From an optimization exercise on the open Yosys and OpenROAD flow, aimed at small area and a short achievable clock period; shortcuts taken in it are not production practice. Where RTL was checked, it was by simulation tests only, not by an equivalence proof against the original. Not every run is shown, and edits may drop behaviour that the tests do not exercise. No functional check of the RTL was part of runs 1 and 2. Power figures rest on the tool's default switching activity, not on a simulated workload.

==> flow/design.v, too long to show whole: its modules and the start of the top module <==
// module SAD_cal: 11984 lines
// module SAD_fa: 6 lines
// module SAD_ha: 6 lines
// module SAD_andn: 5 lines
// module SAD_nandn: 5 lines
// module SAD_xor: 5 lines
// module SAD_xnor: 5 lines
// module SAD_nand: 5 lines
// module SAD_nor: 5 lines
// module SAD_aoi: 5 lines
// module SAD_oai: 5 lines
// module SAD_inv: 5 lines
// module SAD_absdiff: 22 lines
module SAD_cal(rstn,clk,din,refi,cal_en,sad,sad_val);
  // ...
==> flow/flow/run.sh <==
#!/bin/bash
# The standard layout (standard.sh) with three changes to how the layout is made:
#  - plain buf_1 cells as the port buffers instead of the delay cells buffer_ports picks;
#  - I/O pins allowed on every routing track of the die's edge, so the die can be smaller;
#  - the clock pin placed first (io_pre.tcl) in a stretch of edge kept free of other pins,
#    because the clock net's wider-spacing routing rule clashes with pins one track away.
set -euo pipefail
export BUFFER_PORTS_ARGS="-buffer_cell sky130_fd_sc_hd__buf_1"
export PLACE_PINS_ARGS="-min_distance 1 -min_distance_in_tracks -exclude top:225-255"
export PRE_IO_PLACEMENT_TCL="$PWD/flow/io_pre.tcl"
export ROUTING_LAYER_ADJUSTMENT=0.10
bash standard.sh > standard.log 2>&1
==> flow/flow/io_pre.tcl <==
# Clock pin in the middle of the top edge; place_pins keeps other pins out of top:225-255.
place_pin -pin_name clk -layer met2 -location {240 480} -pin_size {0.14 0.97} -force_to_die_boundary
==> flow/standard.sh <==
#!/bin/bash
# synth_recipe.tcl (not shown) runs the flow's synth.tcl, then flattens the netlist and writes it again
# the make line also repeats each setting of config.mk as NAME=value (left out here)
make -C /OpenROAD-flow-scripts/flow DESIGN_CONFIG=/design/flow/config.mk WORK_HOME=/design/flow/orfs CLKGATE_MAP_FILE= SYNTH_SCRIPT=/design/flow/synth_recipe.tcl "${@:-finish}"
==> flow/config.mk <==
export PLATFORM = sky130hd
export DESIGN_NAME = SAD_cal
export DESIGN_NICKNAME = SAD_cal
export VERILOG_FILES = /design/flow/design.v
export SDC_FILE = /design/flow/constraint.sdc
export NUM_CORES = 4
export LEC_CHECK = 0
export CAP_MARGIN = 20
export CORE_AREA = 12 12 468 468
export DIE_AREA = 0 0 480 480
export PLACE_DENSITY = 0.75
export SETUP_SLACK_MARGIN = 1.0
export SLEW_MARGIN = 20
export SYNTH_HIERARCHICAL = 1
==> flow/constraint.sdc <==
create_clock -name core_clock -period 4.0 [get_ports {clk}]
set_input_delay 0.8000 -clock core_clock [delete_from_list [all_inputs] [get_ports {clk}]]
set_output_delay 0.8000 -clock core_clock [all_outputs]
set_load 0.01 [all_outputs]
Fig. 1: run 1, met1 routing
Scale bar: 100 um. Supply wires on this layer in grey.
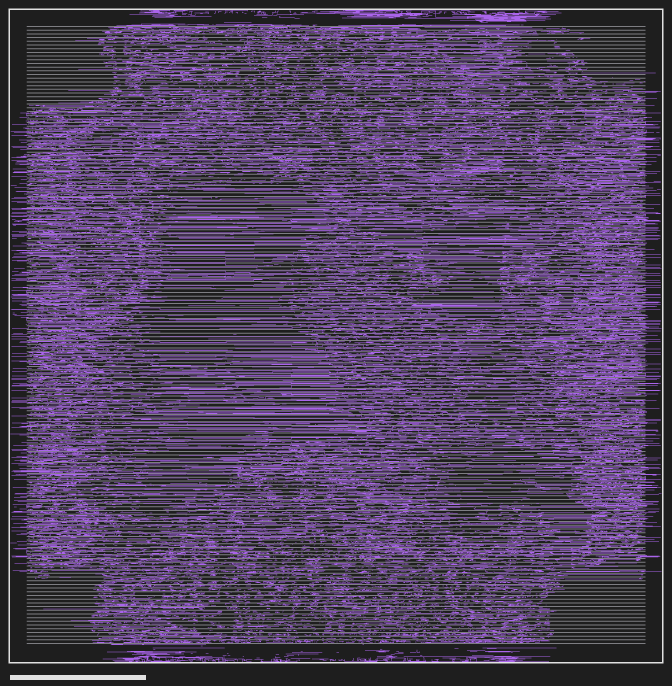
The longest straight run is 192 um. The wires run mostly horizontal.

Fig. 2: run 1, M2 wires
Scale bar: 100 um. Cells faint in the background.
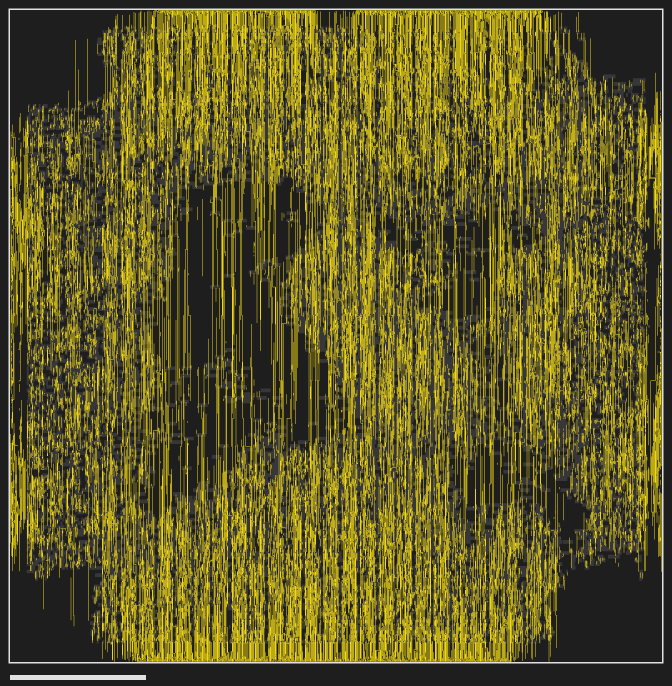
The longest straight run is 143 um. The layer holds 45% of the routed length. The wires run mostly vertical. The layer carries 186 mm of wire.

Fig. 3: run 1, metal 3
Cells faint in the background.
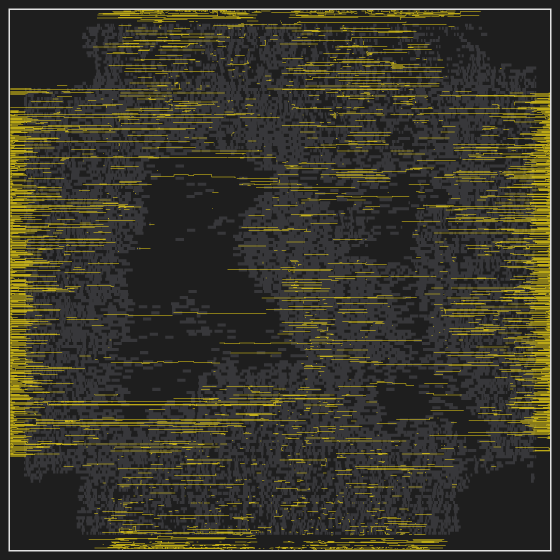
The layer carries 38.8 mm of wire. The wires run mostly horizontal. The layer holds 9.4% of the routed length. The longest straight run is 199 um. 2058 nets have wire on it.

==> reports/qor.csv, run 1 <==
stage,metric,value,unit
status,status,timing/DRC/antenna clean,
yosys,Synth Cell Area,0.09425,mm2
sta,final hold vios,0,
critical_path,Critical Path RT,4630,ps
placement,post-DP HPWL,374400,um
floorplanning,die area,0.2304,mm2
yosys,ys async rst share,0.4429,%
power,total power draw,103700,uW
grt,GRT Util Overall,34.87,%
grt,first-pass GRT wire length,569700,um
yosys,post-synthesis area per instance,10.13,um2
sta,Tmin final,2546,ps
clock_tree,TritonCTS buffer count,119,
detailed_routing,Top Layer Used,met5,
floorplanning,core box area,0.2069,mm2
clock_tree,clock latency (worst-skew pair),750,ps
critical_path,crit end category,register,
sta,clk_skew,33.05,ps
detailed_routing,via count,75500,
detailed_routing,met2 wire length,186300,um
floorplanning,Initial Utilization,45.56,%
yosys,Post-synth EDFFs,0,
critical_path,Reg2Reg Setup Slack,1530,ps
placement,PortBufs,2067,
detailed_routing,routed wire length,414500,um
critical_path,Worst EP arrival,3170,ps
grt,number of antenna violations at the first check in global routing,270,
yosys,"Seq/Total Area, Yosys",24.01,%
power,P per Cell Area,940.9,mW/mm2
clock_tree,hold bufs inserted after CTS,1,
layout,layout cells sized above 1,6.331,%
detailed_routing,Avg Vias per Cell,5.185,
hold_path,Hold Path Cell Cnt,1,
yosys,Mapped Cells,9305,
critical_path,"slowest stage delay, CP",670,ps
clock_tree,"CTS clk-pin slew, worst paths",70,ps
clock_tree,CTS H-tree depth,3,
placement,Placed Cells,14090,
clock_tree,CTS Buffer Depth,3,
yosys,syn_nets,12500,
yosys,Ys Warns,7,
critical_path,R2R depth,3,
power,VDD IR-drop max,0.8781,mV
layout,fin area,0.1103,mm2
yosys,"Top FF cell, synth",dfxtp_1,
yosys,Seq cells post-synth,1129,
critical_path,worst setup path class,in -> reg,
placement,placed cell areas,0.1055,mm2
sta,final setup fails,0,
sta,fin crit share,63.65,%
layout,Synth-to-Final Area Change,16.98,%
sta,setup TNS,0,ps
clock_tree,CTS tree,built,
sta,Slew Limit Fails,0,
hold_path,Hold Path Class,in -> reg,
critical_path,Critical Path Stages,9,
yosys,synth unique cells,32,
yosys,"count leader, synth",xnor2_1,
yosys,cell taking the most area after synthesis,fa_1,
grt,largest net degree at the start of global routing,17,
detailed_routing,"antenna viol nets, final",0,
detailed_routing,DR pass1 iterations,6,
grt,M2 GR Usage,54.86,%
grt,Most Crowded Layer GR,met2,
grt,vias in the first global route,77990,
detailed_routing,M1 WL,155900,um
critical_path,crit-path max FO,5,
clock_tree,CTS resizes,0,
clock_tree,Post-CTS Repair Setup Buffers,0,
layout,Finished Layout Cells,14560,
critical_path,cells along the critical path,buf_1 -> nand2b_1 -> o21ai_1 -> a21oi_2 -> o21ai_1 -> a21oi_2 -> xor2_1 -> xnor2_1 -> fa_1,
sta,Max Clock Freq,0.3927,GHz
grt,grt total ovfl,0,
placement,DP Worst Slack,759.5,ps
clock_tree,Sinks on Clock Net,1129,
detailed_routing,DRC Markers,0,
detailed_routing,initial drt markers,6061,
sta,Final WS setup,1454,ps
layout,max reg flops,16,
floorplanning,Rows,167,
sta,RSZ-0062 raised after global routing,no,
power,LEAKAGE,0.04076,uW
critical_path,CP startpoint kind,primary input,
critical_path,CP Buf/Inv Count,1,
grt,met3 Use GR,11.35,%
detailed_routing,met3 wire len,38800,um
floorplanning,die span in x,480,um
critical_path,cell family with most CP delay,compound AO/OA/AOI/OAI gates,
layout,utilization after layout,53.30,%
sta,worst hold slack,164.7,ps
floorplanning,die height,480,um
layout,nets@finish,14700,
## run 1: cell usage in the layout (no fill, tap or decap), drive strengths merged, types with 450 or more instances in the layout
cell,n
xnor2,1667
o21ai,1157
a21oi,519
nor2,450
fa,1129
inv,461
xor2,1476
dfxtp,1124
buf,2078
nand2b,1028
## run 1: power by group
part | switching, uW | internal (uW)
registers | 4240 | 18900
logic | 41900 | 26900
clock network | 5060 | 6670
## run 1: area by class of cell
cell class | instances | area [um2] | area share [%]
repair buffers | 2079 | 7851 | 7.121
clock buffers | 170 | 3543 | 3.214
flip-flops and latches | 1129 | 22630 | 20.52
diodes | 249 | 623.1 | 0.5652
clock inverters | 57 | 616.8 | 0.5595
well taps | 2704 | 3383 | 3.069
inverters | 449 | 1685 | 1.529
multi-input cells | 7725 | 69920 | 63.42
## run 1: cells by family after synthesis
| kind of cell | share of synthesized area [%] |
|---|---|
| and+or+nand+nor | 9.729 |
| buffers and inverters | 1.805 |
| DFF | 24.01 |
| xor gates and xnor gates | 29.21 |
| adders and majority gates | 24.23 |
| AOI/OAI and AO/OA | 11.02 |
Fig. 4: run 1, finished layout with every layer on
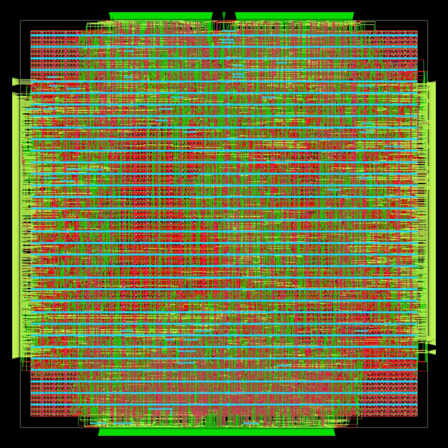

==> run 2: too many edits to list; what changed since run 1 <==
flow/design.v: 12063 -> 12207 lines; modules unchanged: 12
  SAD_cal: edited, 11984 -> 12128 lines
Fig. 5: run 2, finished layout with every layer on
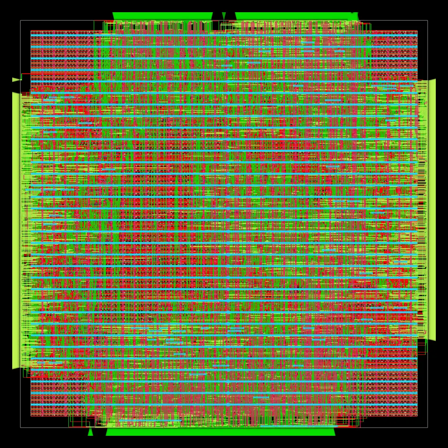
die height: 480 um
Rows: 167

Fig. 6: run 2, metal 4
Supply wires on this layer in grey.
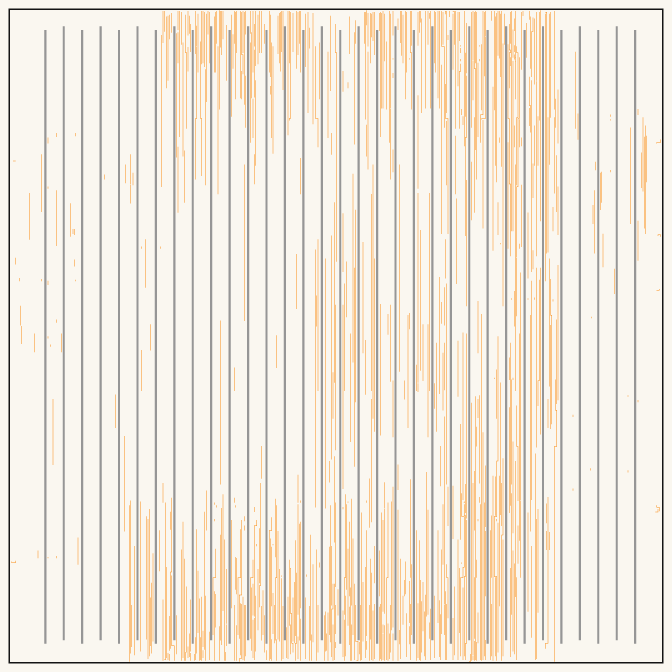
The longest straight run is 255 um. The layer holds 8.5% of the routed length. The layer carries 35.7 mm of wire.

==> run 2 against run 1 <==
Global-route usage up 0.055 points; power grew 0.64%; highest routed layer unchanged; synthesized area grew 0.85%; maximum frequency is 9.3% lower; register-to-register slack worse by 340 ps.
==> reports/qor.csv, run 2 <==
stage,metric,value,unit,change
clock_tree,CTS tree,built,,
sta,final hold vios,0,,unchanged
yosys,Synth Area in Compound Gates,11.60,%,+0.58 points
critical_path,Critical Path RT,4570,ps,-60 ps
power,Comb group,69400,uW,+0.9%
clock_tree,CTS H-tree depth,3,,unchanged
sta,Slew Limit Fails,0,,unchanged
power,clock network power share,11.2,%,about the same
yosys,"count leader, synth",xnor2_1,,
clock_tree,Sinks on Clock Net,1137,,+0.71%
hold_path,Hold Path Class,in -> reg,,
layout,utilization after layout,53.64,%,+0.35 points
floorplanning,Initial Utilization,45.95,%,+0.39 points
layout,nets@finish,14830,,+0.88%
placement,GPL Wtd Cong,1.099,,
detailed_routing,met3 wire len,40290,um,+3.8%
power,VDD IR-drop max,0.7914,mV,-9.9%
sta,Tmin final,2807,ps,+261.1 ps
power,Internal,52850,uW,+0.69%
floorplanning,core box area,0.2069,mm2,unchanged
critical_path,crit-path max FO,4,,-1
yosys,syn_nets,12640,,+1.1%
critical_path,worst setup path class,reg -> reg,,
sta,fin crit share,70.18,%,+6.5 points
clock_tree,CTS Buffer Depth,3,,unchanged
layout,layout cells sized above 1,6.164,%,-0.17 points
sta,clk_skew,58.73,ps,+25.68 ps
placement,Placed Cells,14220,,+0.92%
detailed_routing,M1 WL,153500,um,-1.6%
detailed_routing,initial drt markers,6230,,+2.8%
grt,first-pass GRT wire length,567500,um,-0.39%
sta,final setup fails,0,,unchanged
floorplanning,die area,0.2304,mm2,unchanged
yosys,"Top FF cell, synth",dfxtp_1,,
sta,Max Clock Freq,0.3562,GHz,-9.3%
power,Seq. pwr,23200,uW,about the same
grt,Most Crowded Layer GR,met2,,
placement,post-DP HPWL,374500,um,about the same
yosys,cell taking the most area after synthesis,dfxtp_1,,
clock_tree,clock latency (worst-skew pair),760,ps,about the same
status,status,timing/DRC/antenna clean,,
yosys,"Seq/Total Area, Yosys",23.97,%,-0.035 points
clock_tree,Post-CTS Repair Setup Buffers,0,,unchanged
detailed_routing,Avg Vias per Cell,5.237,,+1.0%
placement,PortBufs,2067,,unchanged
detailed_routing,DR pass1 iterations,6,,unchanged
clock_tree,CTS resizes,0,,unchanged
sta,RSZ-0062 raised after global routing,no,,
grt,GRT Util Overall,34.93,%,+0.055 points
sta,setup TNS,0,ps,unchanged
grt,largest net degree at the start of global routing,18,,+1
detailed_routing,Top Layer Used,met5,,
clock_tree,"CTS clk-pin slew, worst paths",70,ps,about the same
yosys,Ys Warns,7,,unchanged
critical_path,Reg2Reg Setup Slack,1190,ps,-340 ps
yosys,post-synth top area share,23.84,%,
layout,"commonest non-fill, non-tap cell in the layout",buf_1,,
grt,met3 Use GR,11.78,%,+0.43 points
detailed_routing,"antenna viol nets, final",0,,unchanged
layout,most frequent cells in the layout,"2067 x buf_1, 1668 x xnor2_1, 1475 x xor2_1",,
critical_path,crit end category,register,,
yosys,Synth Cell Area,0.09505,mm2,+0.85%
grt,number of antenna violations at the first check in global routing,308,,+14%
flow_run,max-cap violations,0,,
power,P_sw,51540,uW,+0.59%
critical_path,CP startpoint kind,register,,
yosys,post-synthesis area per instance,10.07,um2,-0.60%
power,combinational share of power,66.5,%,about the same
sta,worst slew pin tran,918.2,ps,
critical_path,R2R depth,8,,+5
power,Clock group,11700,uW,about the same
floorplanning,die span in x,480,um,unchanged
power,sw frac,49.37,%,about the same
layout,Synth-to-Final Area Change,16.74,%,
grt,vias in the first global route,78400,,+0.53%
layout,max reg flops,16,,unchanged
power,sequential power share,22.3,%,about the same
power,P per Cell Area,940.8,mW/mm2,about the same
yosys,Mapped Cells,9441,,+1.5%
power,Top pwr grp,combinational logic,,
yosys,post-synthesis mux area share,0,%,unchanged
grt,grt total ovfl,0,,unchanged
power,LEAKAGE,0.04090,uW,+0.34%
yosys,Post-Synth XOR/XNOR Area,28.96,%,-0.25 points
layout,Finished Layout Cells,14680,,+0.83%
yosys,post-synthesis simple-gate area fraction,9.648,%,-0.081 points
detailed_routing,DRC Markers,0,,unchanged
critical_path,Worst EP arrival,3380,ps,+210 ps
yosys,main combinational cell family by area after synthesis,XOR/XNOR gates,,
clock_tree,TritonCTS buffer count,117,,-1.7%
yosys,Post-synth EDFFs,0,,unchanged
yosys,synth unique cells,30,,-6.3%
hold_path,Hold Path Cell Cnt,1,,unchanged
Fig. 7: run 2, M2 wires
Scale bar: 100 um. Cells faint in the background.
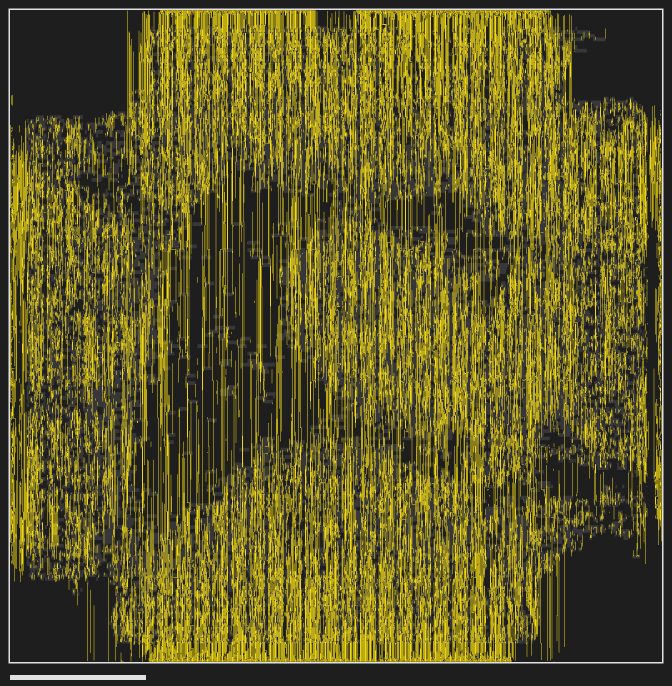
via count: 76890
routed wire length: 417700 um

## run 2: per-stage QoR
stage / hold WS, ps / instance area (um2) / total power [uW] / setup slack [ps]
2_1_floorplan: 309.6 / 95050 / 55750 / 1450
3_3_place_gp: 313.2 / 106200 / 89240 / 853.1
3_5_place_dp: 312.1 / 106200 / 91580 / 780.7
4_1_cts: 92.77 / 110300 / 104400 / 1235
5_1_grt: 143.1 / 110700 / 110600 / 1072
6_report: 153.7 / 111000 / 104400 / 1193
## run 2: critical path, stage by stage, from the launching register on
cell and delay, ps:
dfxtp_1 300, ha_1 310, fa_1 460, ha_1 380, nand2_1 60, or3_1 370, nand2_1 180, a2111oi_0 120
nor3_1 450
## run 2: timing repair
item / 4_1_cts / 5_1_grt
hold buffers: 1 / 0
setup endpoints to repair: 0 / 0
hold endpoints to repair: 5 / 0
## run 2: layout make-up
type	count	area, um2
diodes	250	625.6
clock buffers	152	3259
clock inverters	65	857.1
fillers	19170	95890
inverters	450	1689
multi-input cells	7853	70570
flip-flops and latches	1137	22790
well taps	2704	3383
repair buffers	2072	7799
Fig. 8: run 2, the routed nets
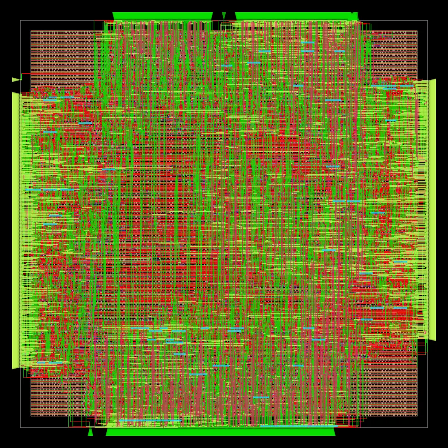

## Run 3: what changed since run 2
--- a/flow/design.v
+++ b/flow/design.v
@@ -8678,10 +8678,14 @@
 wire s3319, c3320;
 wire s3321, c3322;
 wire s3323, c3324;
-wire s3357, c3358;
-wire s3359, c3360;
-wire s3361, c3362;
-wire s3363, c3364;
+wire s3325, c3326;
+wire s3327, c3328;
+wire s3329, c3330;
+wire s3331, c3332;
+wire s3333, c3334;
+wire s3335, c3336;
+wire s3337, c3338;
+wire s3339, c3340;
 wire s3365, c3366;
 wire s3367, c3368;
 wire s3369, c3370;
@@ -8689,10 +8693,6 @@
 wire s3373, c3374;
 wire s3375, c3376;
 wire s3377, c3378;
-wire s3379, c3380;
-wire s3381, c3382;
-wire s3383, c3384;
-wire s3385, c3386;
 SAD_fa u_s1 (.a(e0[0]), .b(C_0), .c(x0_1), .s(s1), .co(c2));
 SAD_fa u_s3 (.a(e2[0]), .b(C_2), .c(x0_3), .s(s3), .co(c4));
 SAD_fa u_s5 (.a(e4[0]), .b(C_4), .c(x0_5), .s(s5), .co(c6));
@@ -9813,21 +9813,21 @@
 SAD_fa u_s3319 (.a(c3296), .b(c3298), .c(s3299), .s(s3319), .co(c3320));
 SAD_fa u_s3321 (.a(s3273), .b(c3300), .c(c3302), .s(s3321), .co(c3322));
 SAD_fa u_s3323 (.a(c3274), .b(s3275), .c(c3304), .s(s3323), .co(c3324));
-SAD_ha u_s3357 (.a(r3337), .b(r3338), .s(s3357), .co(c3358));
-SAD_ha u_s3359 (.a(r3341), .b(r3342), .s(s3359), .co(c3360));
-SAD_ha u_s3361 (.a(r3344), .b(r3345), .s(s3361), .co(c3362));
-SAD_ha u_s3363 (.a(r3347), .b(r3348), .s(s3363), .co(c3364));
+SAD_fa u_s3325 (.a(s3285), .b(c3310), .c(s3311), .s(s3325), .co(c3326));
+SAD_fa u_s3327 (.a(s3289), .b(c3312), .c(s3313), .s(s3327), .co(c3328));
+SAD_fa u_s3329 (.a(s3291), .b(s3293), .c(c3314), .s(s3329), .co(c3330));
+SAD_fa u_s3331 (.a(s3297), .b(c3316), .c(s3317), .s(s3331), .co(c3332));
+SAD_fa u_s3333 (.a(s3301), .b(c3318), .c(s3319), .s(s3333), .co(c3334));
+SAD_fa u_s3335 (.a(s3303), .b(c3320), .c(s3321), .s(s3335), .co(c3336));
+SAD_fa u_s3337 (.a(s3305), .b(c3322), .c(s3323), .s(s3337), .co(c3338));
+SAD_fa u_s3339 (.a(c3306), .b(s3307), .c(c3324), .s(s3339), .co(c3340));
 SAD_ha u_s3365 (.a(r3350), .b(r3351), .s(s3365), .co(c3366));
 SAD_ha u_s3367 (.a(r3353), .b(r3354), .s(s3367), .co(c3368));
-SAD_ha u_s3369 (.a(r3331), .b(r3332), .s(s3369), .co(c3370));
-SAD_fa u_s3371 (.a(r3334), .b(r3335), .c(r3336), .s(s3371), .co(c3372));
-SAD_fa u_s3373 (.a(r3339), .b(r3340), .c(s3357), .s(s3373), .co(c3374));
-SAD_fa u_s3375 (.a(r3343), .b(c3358), .c(s3359), .s(s3375), .co(c3376));
-SAD_fa u_s3377 (.a(r3346), .b(c3360), .c(s3361), .s(s3377), .co(c3378));
-SAD_fa u_s3379 (.a(r3349), .b(c3362), .c(s3363), .s(s3379), .co(c3380));
-SAD_fa u_s3381 (.a(r3352), .b(c3364), .c(s3365), .s(s3381), .co(c3382));
-SAD_fa u_s3383 (.a(r3355), .b(c3366), .c(s3367), .s(s3383), .co(c3384));
-SAD_ha u_s3385 (.a(r3356), .b(c3368), .s(s3385), .co(c3386));
+SAD_ha u_s3369 (.a(r3355), .b(r3356), .s(s3369), .co(c3370));
+SAD_ha u_s3371 (.a(r3357), .b(r3358), .s(s3371), .co(c3372));
+SAD_ha u_s3373 (.a(r3359), .b(r3360), .s(s3373), .co(c3374));
+SAD_ha u_s3375 (.a(r3361), .b(r3362), .s(s3375), .co(c3376));
+SAD_ha u_s3377 (.a(r3363), .b(r3364), .s(s3377), .co(c3378));
 reg r761;
 reg r762;
 reg r763;
@@ -10912,22 +10912,6 @@
 reg r3232;
 reg r3233;
 reg r3234;
-reg r3325;
-reg r3326;
-reg r3327;
-reg r3328;
-reg r3329;
-reg r3330;
-reg r3331;
-reg r3332;
-reg r3333;
-reg r3334;
-reg r3335;
-reg r3336;
-reg r3337;
-reg r3338;
-reg r3339;
-reg r3340;
 reg r3341;
 reg r3342;
 reg r3343;
@@ -10944,6 +10928,14 @@
 reg r3354;
 reg r3355;
 reg r3356;
+reg r3357;
+reg r3358;
+reg r3359;
+reg r3360;
+reg r3361;
+reg r3362;
+reg r3363;
+reg r3364;
 always @(posedge clk) begin
     r761 <= s1;
     r762 <= s3;
@@ -12029,41 +12021,33 @@
     r3232 <= s3156;
     r3233 <= c3089;
     r3234 <= c3157;
-    r3325 <= r3158;
-    r3326 <= r3159;
-    r3327 <= r3160;
-    r3328 <= s3235;
-    r3329 <= s3277;
-    r3330 <= s3309;
-    r3331 <= s3285;
-    r3332 <= c3310;
-    r3333 <= s3311;
-    r3334 <= s3289;
-    r3335 <= c3312;
-    r3336 <= s3313;
-    r3337 <= s3291;
-    r3338 <= s3293;
-    r3339 <= c3314;
-    r3340 <= s3315;
-    r3341 <= s3297;
-    r3342 <= c3316;
-    r3343 <= s3317;
-    r3344 <= s3301;
-    r3345 <= c3318;
-    r3346 <= s3319;
-    r3347 <= s3303;
-    r3348 <= c3320;
-    r3349 <= s3321;
-    r3350 <= s3305;
-    r3351 <= c3322;
-    r3352 <= s3323;
-    r3353 <= c3306;
-    r3354 <= s3307;
-    r3355 <= c3324;
-    r3356 <= c3308;
+    r3341 <= r3158;
+    r3342 <= r3159;
+    r3343 <= r3160;
+    r3344 <= s3235;
+    r3345 <= s3277;
+    r3346 <= s3309;
+    r3347 <= s3325;
+    r3348 <= c3326;
+    r3349 <= s3327;
+    r3350 <= s3315;
+    r3351 <= c3328;
+    r3352 <= s3329;
+    r3353 <= c3330;
+    r3354 <= s3331;
+    r3355 <= c3332;
+    r3356 <= s3333;
+    r3357 <= c3334;
+    r3358 <= s3335;
+    r3359 <= c3336;
+    r3360 <= s3337;
+    r3361 <= c3338;
+    r3362 <= s3339;
+    r3363 <= c3308;
+    r3364 <= c3340;
 end
-wire [15:0] opa = {1'b0, c3386, c3384, c3382, c3380, c3378, c3376, c3374, c3372, c3370, r3333, r3330, r3329, r3328, r3327, r3325};
-wire [15:0] opb = {1'b0, 1'b0, s3385, s3383, s3381, s3379, s3377, s3375, s3373, s3371, s3369, 1'b0, 1'b0, 1'b0, 1'b0, r3326};
+wire [15:0] opa = {1'b0, c3378, c3376, c3374, c3372, c3370, c3368, c3366, r3352, r3348, r3347, r3346, r3345, r3344, r3343, r3341};
+wire [15:0] opb = {1'b0, 1'b0, s3377, s3375, s3373, s3371, s3369, s3367, s3365, r3349, 1'b0, 1'b0, 1'b0, 1'b0, 1'b0, r3342};
 wire [15:0] pp = opa ^ opb;
 wire [15:0] gg = opa & opb;
 wire sg0_1 = gg[1] | pp[1] & gg[0];
--- a/flow/config.mk
+++ b/flow/config.mk
@@ -8,7 +8,7 @@
 export CAP_MARGIN = 20
 export CORE_AREA = 12 12 468 468
 export DIE_AREA = 0 0 480 480
-export PLACE_DENSITY = 0.75
+export PLACE_DENSITY = 0.85
 export SETUP_SLACK_MARGIN = 1.0
 export SLEW_MARGIN = 20
 export SYNTH_HIERARCHICAL = 1
Fig. 9: run 3, the routed nets
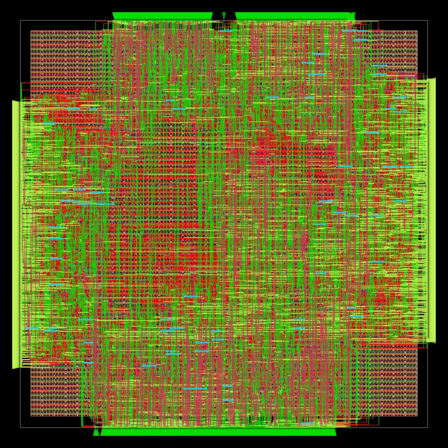
routed wire length: 440900 um
Top Layer Used: met5
M1 WL: 156000 um
drt wl/cell: 29.96 um
GRT Util Overall: 36.82%

Fig. 10: run 3, metal 3
Cells faint in the background.
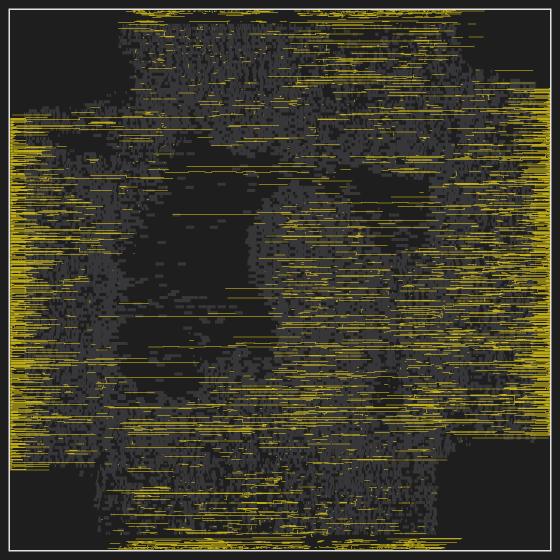
The longest straight run is 146 um. The layer holds 9.9% of the routed length.

==> run 3 against run 2 <==
Synthesized cell count is essentially flat; worst hold slack lost 6.1 ps; sequential share of layout area shrank 0.13 points; still clean; largest power group unchanged; clock power is essentially flat; sequential power is essentially flat; cell area is essentially flat; wire length grew 5.6%; utilization is essentially flat; die area is the same; largest cell class unchanged; synthesized area shrank 0.17%.
==> reports/qor.csv, run 3 <==
stage,metric,value,unit,change
layout,Finished Layout Cells,14710,,+0.20%
yosys,"Seq/Total Area, Yosys",23.84,%,-0.13 points
clock_tree,CTS H-tree depth,3,,unchanged
yosys,post-synthesis mux area share,0,%,unchanged
critical_path,Reg2Reg Setup Slack,1520,ps,+330 ps
sta,final hold vios,0,,unchanged
layout,fin area,0.1109,mm2,about the same
sta,final setup fails,0,,unchanged
status,status,timing/DRC/antenna clean,,
floorplanning,Initial Utilization,45.87,%,-0.079 points
power,total power draw,105900,uW,+1.4%
layout,layout cells sized above 1,6.070,%,-0.094 points
yosys,Synth Cell Area,0.09489,mm2,-0.17%
sta,Tmin final,2572,ps,-235.1 ps
placement,post-DP HPWL,395200,um,+5.5%
placement,PortBufs,2067,,unchanged
detailed_routing,DRC Markers,0,,unchanged
yosys,post-synth top area share,23.82,%,about the same
critical_path,Worst EP arrival,3190,ps,-190 ps
layout,area of the multi-input gates,0.07056,mm2,about the same
detailed_routing,Avg Vias per Cell,5.341,,+2.0%
yosys,post-synthesis simple-gate area fraction,9.664,%,+0.015 points
sta,fin crit share,64.31,%,-5.9 points
clock_tree,clock latency (worst-skew pair),770,ps,about the same
yosys,cell taking the most area after synthesis,fa_1,,
layout,Synth-to-Final Area Change,16.88,%,
floorplanning,die area,0.2304,mm2,unchanged
critical_path,CP Buf/Inv Count,1,,+1
sta,worst hold slack,147.6,ps,-6.088 ps
power,LEAKAGE,0.04084,uW,-0.14%
floorplanning,die height,480,um,unchanged
critical_path,worst setup path class,in -> reg,,
yosys,"count leader, synth",xnor2_1,,
yosys,synth unique cells,32,,+6.7%
critical_path,Critical Path RT,4620,ps,+50 ps
grt,largest net degree at the start of global routing,18,,unchanged
grt,first-pass GRT wire length,595600,um,+4.9%
power,VDD IR-drop max,0.7440,mV,-6.0%
sta,RSZ-0062 raised after global routing,no,,
layout,nets@finish,14810,,-0.12%
floorplanning,# IOs,2067,,
detailed_routing,DR pass1 iterations,8,,+2
sta,slew margin rel.,44.83,%,
sta,clk_skew,49.17,ps,-9.557 ps
yosys,post-synthesis area per instance,10.06,um2,about the same
critical_path,cell family with most CP delay,compound AO/OA/AOI/OAI gates,,
critical_path,cells along the critical path,buf_1 -> nand2b_1 -> o21ai_1 -> a21oi_2 -> o21ai_1 -> a21oi_2 -> xor2_1 -> xnor2_1 -> fa_1,,
placement,DP Worst Slack,816.5,ps,+35.83 ps
clock_tree,Post-CTS Repair Setup Buffers,0,,unchanged
power,P per Cell Area,954.8,mW/mm2,+1.5%
hold_path,Hold Path Class,in -> reg,,
layout,utilization after layout,53.61,%,about the same
critical_path,CP max stage cell,o21ai_1,,
layout,# fillers,18790,,-2.0%
clock_tree,CTS Buffer Depth,3,,unchanged
yosys,Ys Warns,7,,unchanged
floorplanning,die span in x,480,um,unchanged
yosys,syn_nets,12630,,-0.071%
clock_tree,hold bufs inserted after CTS,1,,unchanged
placement,Placed Cells,14200,,-0.091%
grt,grt total ovfl,0,,unchanged
detailed_routing,"antenna viol nets, final",0,,unchanged
sta,worst slew pin tran,824.8,ps,-93.40 ps
layout,"commonest non-fill, non-tap cell in the layout",buf_1,,
clock_tree,CTS tree,built,,
critical_path,CP startpoint kind,primary input,,
sta,setup TNS,0,ps,unchanged
layout,max reg flops,16,,unchanged
grt,vias in the first global route,79670,,+1.6%
sta,Max Clock Freq,0.3888,GHz,+9.1%
detailed_routing,initial drt markers,7170,,+15%
hold_path,Hold Path Cell Cnt,1,,unchanged
yosys,Mapped Cells,9433,,-0.085%
clock_tree,CTS resizes,0,,unchanged
placement,GPL Wtd Cong,1.156,,+5.2%
critical_path,crit-path max FO,6,,+2
clock_tree,Sinks on Clock Net,1129,,-0.70%
grt,number of antenna violations at the first check in global routing,375,,+22%
yosys,"Top FF cell, synth",dfxtp_1,,
yosys,Synth Area in Compound Gates,11.62,%,+0.021 points
critical_path,crit end category,register,,
placement,placed cell areas,0.1060,mm2,-0.19%
clock_tree,"CTS clk-pin slew, worst paths",70,ps,about the same
floorplanning,Rows,167,,unchanged
critical_path,Critical Path Stages,9,,+1
Fig. 11: run 3, metal 4
Supply wires on this layer in grey.
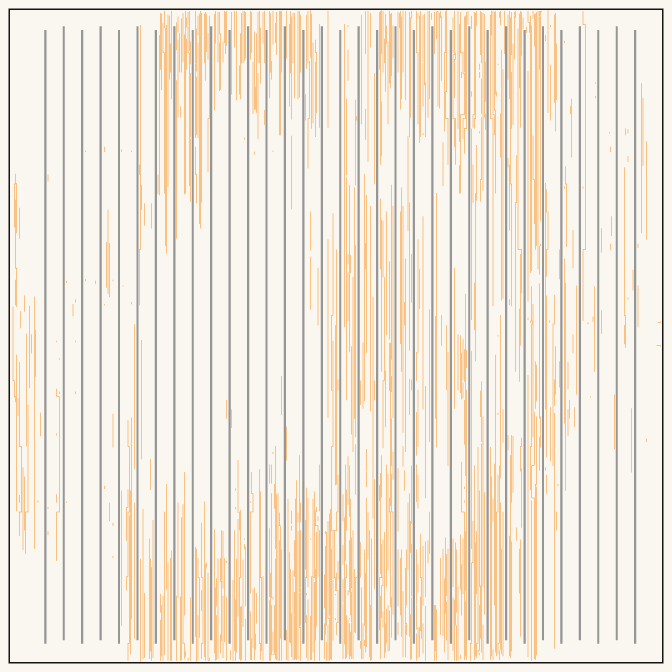
via count: 78580

-- run 3: cell types whose count changed after synthesis, moves of 3 or more --
| cell | change |
|---|---|
| nor2_1 | -4 |
| nand2b_1 | +4 |
| nor3_1 | -3 |
| a21oi_2 | -3 |
| dfxtp_1 | -8 |
| a21oi_1 | +3 |
| o21ai_0 | +3 |
-- run 3: metal layers --
layer | vias up | track usage, % | wire, um
li1 | 34800 | - | -
met1 | 37730 | 40.31 | 156000
met2 | 4329 | 57.95 | 198000
met3 | 1593 | 12.64 | 43660
met4 | 132 | 29.36 | 42340
met5 | - | 0.2729 | 849
-- run 3: final cells by class --
cell class / count / share of cell area [%]
antenna: 296 / 0.6679
sequential: 1129 / 20.40
clock inverter: 69 / 0.9274
tap: 2704 / 3.051
timing repair buffer: 2068 / 7.005
inverter: 449 / 1.520
multi-input combinational: 7853 / 63.62
clock buffer: 145 / 2.804
-- run 3: power by group --
part / total, uW / switching (uW) / internal (uW)
logic: 70800 / 43100 / 27700
registers: 23300 / 4360 / 18900
clock network: 11800 / 4960 / 6800
-- run 3: worst reg2reg max path, stage by stage, from the launching register on --
cell,delay (ps)
dfxtp_1,320
fa_1,510
fa_1,490
fa_1,580
fa_1,420
Fig. 12: run 3, finished layout with every layer on
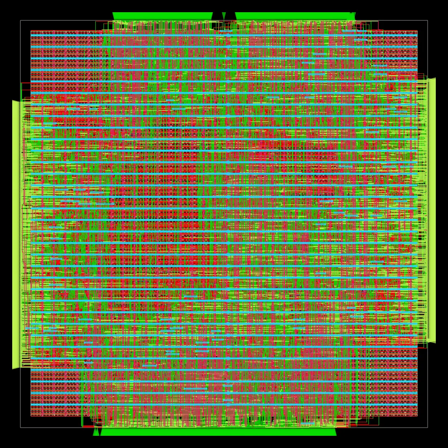

## Run 4: what changed since run 3
--- a/flow/config.mk
+++ b/flow/config.mk
@@ -8,7 +8,7 @@
 export CAP_MARGIN = 20
 export CORE_AREA = 12 12 468 468
 export DIE_AREA = 0 0 480 480
-export PLACE_DENSITY = 0.85
+export PLACE_DENSITY = 0.75
 export SETUP_SLACK_MARGIN = 1.0
 export SLEW_MARGIN = 20
 export SYNTH_HIERARCHICAL = 1
Fig. 13: run 4, finished layout with every layer on
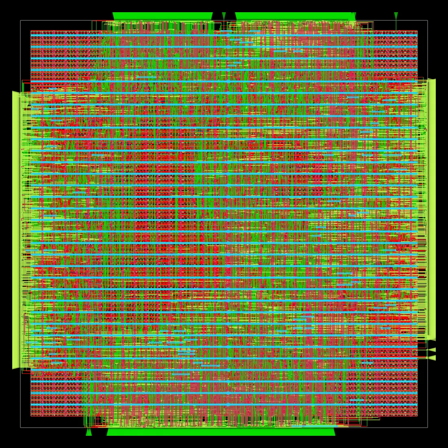
# IOs: 2067
routed wire length: 419200 um
die span in x: 480 um

Fig. 14: run 4, M2 wires
Scale bar: 100 um. Cells faint in the background.
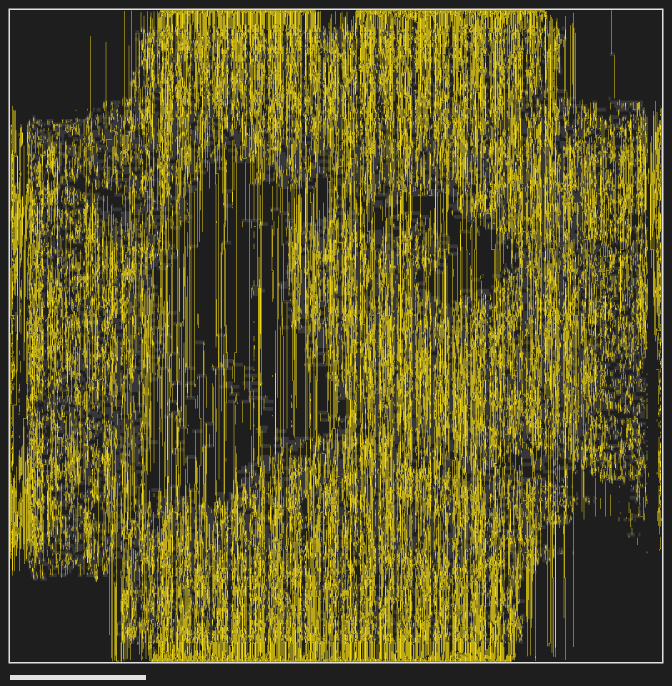
The layer holds 44% of the routed length. 13331 nets have wire on it. The layer carries 185 mm of wire. The longest straight run is 165 um.

==> run 4 against run 3 <==
Setup slack better by 50 ps; still clean on timing, DRC and antenna; clock-buffer cell count up 6; largest cell class unchanged; synthesized cell count unchanged; cell area about the same; critical endpoint is now r2647.
==> reports/qor.csv, run 4 <==
stage,metric,value,unit,change
status,status,timing/DRC/antenna clean,,
sta,RSZ-0062 raised after global routing,no,,
grt,GRT Util Overall,35.20,%,-1.6 points
grt,first-pass GRT wire length,571600,um,-4.0%
floorplanning,die area,0.2304,mm2,unchanged
yosys,"Top FF cell, synth",dfxtp_1,,
grt,M1 GR Usage,40.05,%,-0.26 points
layout,nets@finish,14820,,+0.034%
sta,final hold vios,0,,unchanged
power,VDD IR-drop max,0.8164,mV,+9.7%
grt,vias in the first global route,77950,,-2.2%
critical_path,CP Buf/Inv Count,0,,-1
layout,Synth-to-Final Area Change,16.78,%,about the same
power,P per Cell Area,944.2,mW/mm2,-1.1%
sta,final setup fails,0,,unchanged
power,total power draw,104600,uW,-1.2%
grt,M2 GR Usage,54.13,%,-3.8 points
layout,max reg flops,16,,unchanged
power,sw frac,49.42,%,-0.12 points
power,LEAKAGE,0.04082,uW,about the same
layout,"commonest non-fill, non-tap cell in the layout",buf_1,,
yosys,Ys Warns,7,,unchanged
critical_path,cells along the critical path,fa_1 -> fa_1 -> fa_1,,
floorplanning,Initial Utilization,45.87,%,unchanged
sta,slew margin rel.,28.85,%,-16 points
critical_path,cell family with most CP delay,adder cells,,
layout,utilization after layout,53.57,%,about the same
grt,grt total ovfl,0,,unchanged
placement,placed cell areas,0.1060,mm2,about the same
grt,Most Crowded Layer GR,met2,,
critical_path,crit-path max FO,1,,-5
layout,layout cells sized above 1,6.152,%,+0.082 points
yosys,post-synth top area share,23.82,%,unchanged
detailed_routing,DR pass1 iterations,6,,-2
clock_tree,CTS Buffer Depth,3,,unchanged
critical_path,Worst EP arrival,3140,ps,-50 ps
critical_path,CP max stage cell,fa_1,,
power,clock network power share,11.1,%,about the same
critical_path,Critical Path RT,4620,ps,about the same
clock_tree,Post-CTS Repair Setup Buffers,0,,unchanged
detailed_routing,Top Layer Used,met5,,
sta,fin crit share,63.06,%,-1.2 points
placement,GPL Wtd Cong,1.145,,-0.98%
placement,post-DP HPWL,372800,um,-5.7%
detailed_routing,DRC Markers,0,,unchanged
yosys,Mapped Cells,9433,,unchanged
sta,Max Clock Freq,0.3964,GHz,+2.0%
power,Internal,52930,uW,-0.95%
clock_tree,hold bufs inserted after CTS,1,,unchanged
clock_tree,clock latency (worst-skew pair),760,ps,about the same
hold_path,Hold Path Cell Cnt,1,,unchanged
placement,PortBufs,2067,,unchanged
clock_tree,"CTS clk-pin slew, worst paths",70,ps,about the same
power,P_sw,51700,uW,-1.4%
clock_tree,Sinks on Clock Net,1129,,unchanged
detailed_routing,met3 wire len,41730,um,-4.4%
sta,Tmin final,2523,ps,-49.62 ps
critical_path,crit end category,register,,
detailed_routing,drt wl/cell,28.52,um,-4.8%
detailed_routing,met2 wire length,185400,um,-6.4%
critical_path,Reg2Reg Setup Slack,1480,ps,-40 ps
detailed_routing,M1 WL,154600,um,-0.95%
power,combinational share of power,66.9,%,about the same
grt,largest net degree at the start of global routing,17,,-1
yosys,post-synthesis area per instance,10.06,um2,unchanged
Fig. 15: run 4, metal 4
Supply wires on this layer in grey.
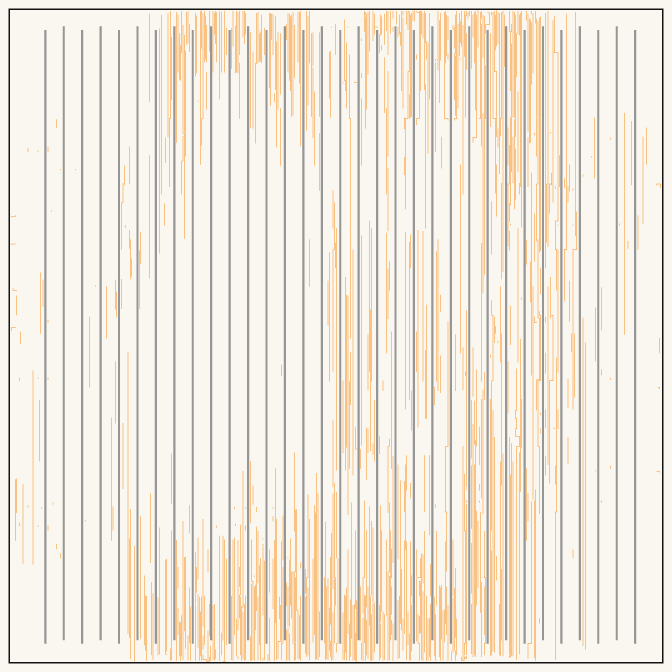
The layer holds 8.8% of the routed length. The wires run mostly vertical. 622 nets have wire on it. The layer carries 36.7 mm of wire.

run 4: cell counts after synthesis:
Identical to the previous run, type by type.
run 4: cell type report:
type                            count  area [um2]
Antenna cell                      276       690.7
Clock buffer                      151        3267
Multi-Input combinational cell   7853       70560
Clock inverter                     69       824.5
Timing Repair Buffer             2069        7776
Fill cell                       19120       96040
Inverter                          449        1685
Sequential cell                  1129       22630
Tap cell                         2704        3383
run 4: cells by family after synthesis:
| logic type | share of synthesized area (%) |
|---|---|
| simple gates | 9.664 |
| flops | 23.84 |
| fa+ha+maj | 24.07 |
| compound gates | 11.62 |
| buf+inv | 1.793 |
| xor+xnor | 29.01 |
run 4: per-stage QoR:
stage | hold slack (ps) | instances | setup WS (ps)
after floorplan | 309.6 | 9433 | 1450
after global placement | 312.9 | 14200 | 805.8
after detailed placement | 321.2 | 14200 | 780.1
after CTS | 108.5 | 14420 | 1478
after global routing | 132.9 | 14600 | 1364
final | 152.7 | 14700 | 1477
run 4: power by group through the flow:
stage                     clock [uW]  combinational [uW]  sequential, uW
final                          11600               70000           23000
after global routing           12200               75000           23600
after CTS                      11700               69800           23100
after detailed placement           0               68300           23200
after global placement             0               66200           23100
after floorplan                    0               33900           21700

==> port drivers added, routing unchanged <==
Ports are ideal in the flow. The routed layouts listed here were re-timed in OpenROAD.
Step 1 assumes that a clkbuf_16 drives the clock port and a buf_2 every other input.
Step 2 adds t to the input delays and takes it off the output delays; t is the mean of the earliest and latest rising clock arrival at the registers after step 1. Input paths then give back, and output paths get back, about the clock's delay inside the block.
a / b / c = ideal ports / drivers / drivers and shift; a / b = the first two.
run | t, ns | slack for setup (ns) | clock arrival spread, ns | slew at the worst register clock pin (ns) | pins driven straight from the clock port
run 1 | 0.808 | 1.454 / 1.492 / 0.684 | 0.034 / 0.034 | 0.08 / 0.08 | 1
run 2 | 0.796 | 1.193 / 1.150 / 0.353 | 0.063 / 0.063 | 0.08 / 0.08 | 1
run 3 | 0.813 | 1.428 / 1.457 / 0.644 | 0.060 / 0.060 | 0.07 / 0.07 | 1
run 4 | 0.814 | 1.477 / 1.458 / 0.668 | 0.043 / 0.043 | 0.07 / 0.07 | 1
After both steps setup and hold are still met in every run listed. For run 2, which loses most, drivers alone change the setup slack by -0.043 ns; drivers and shift together by -0.840 ns.
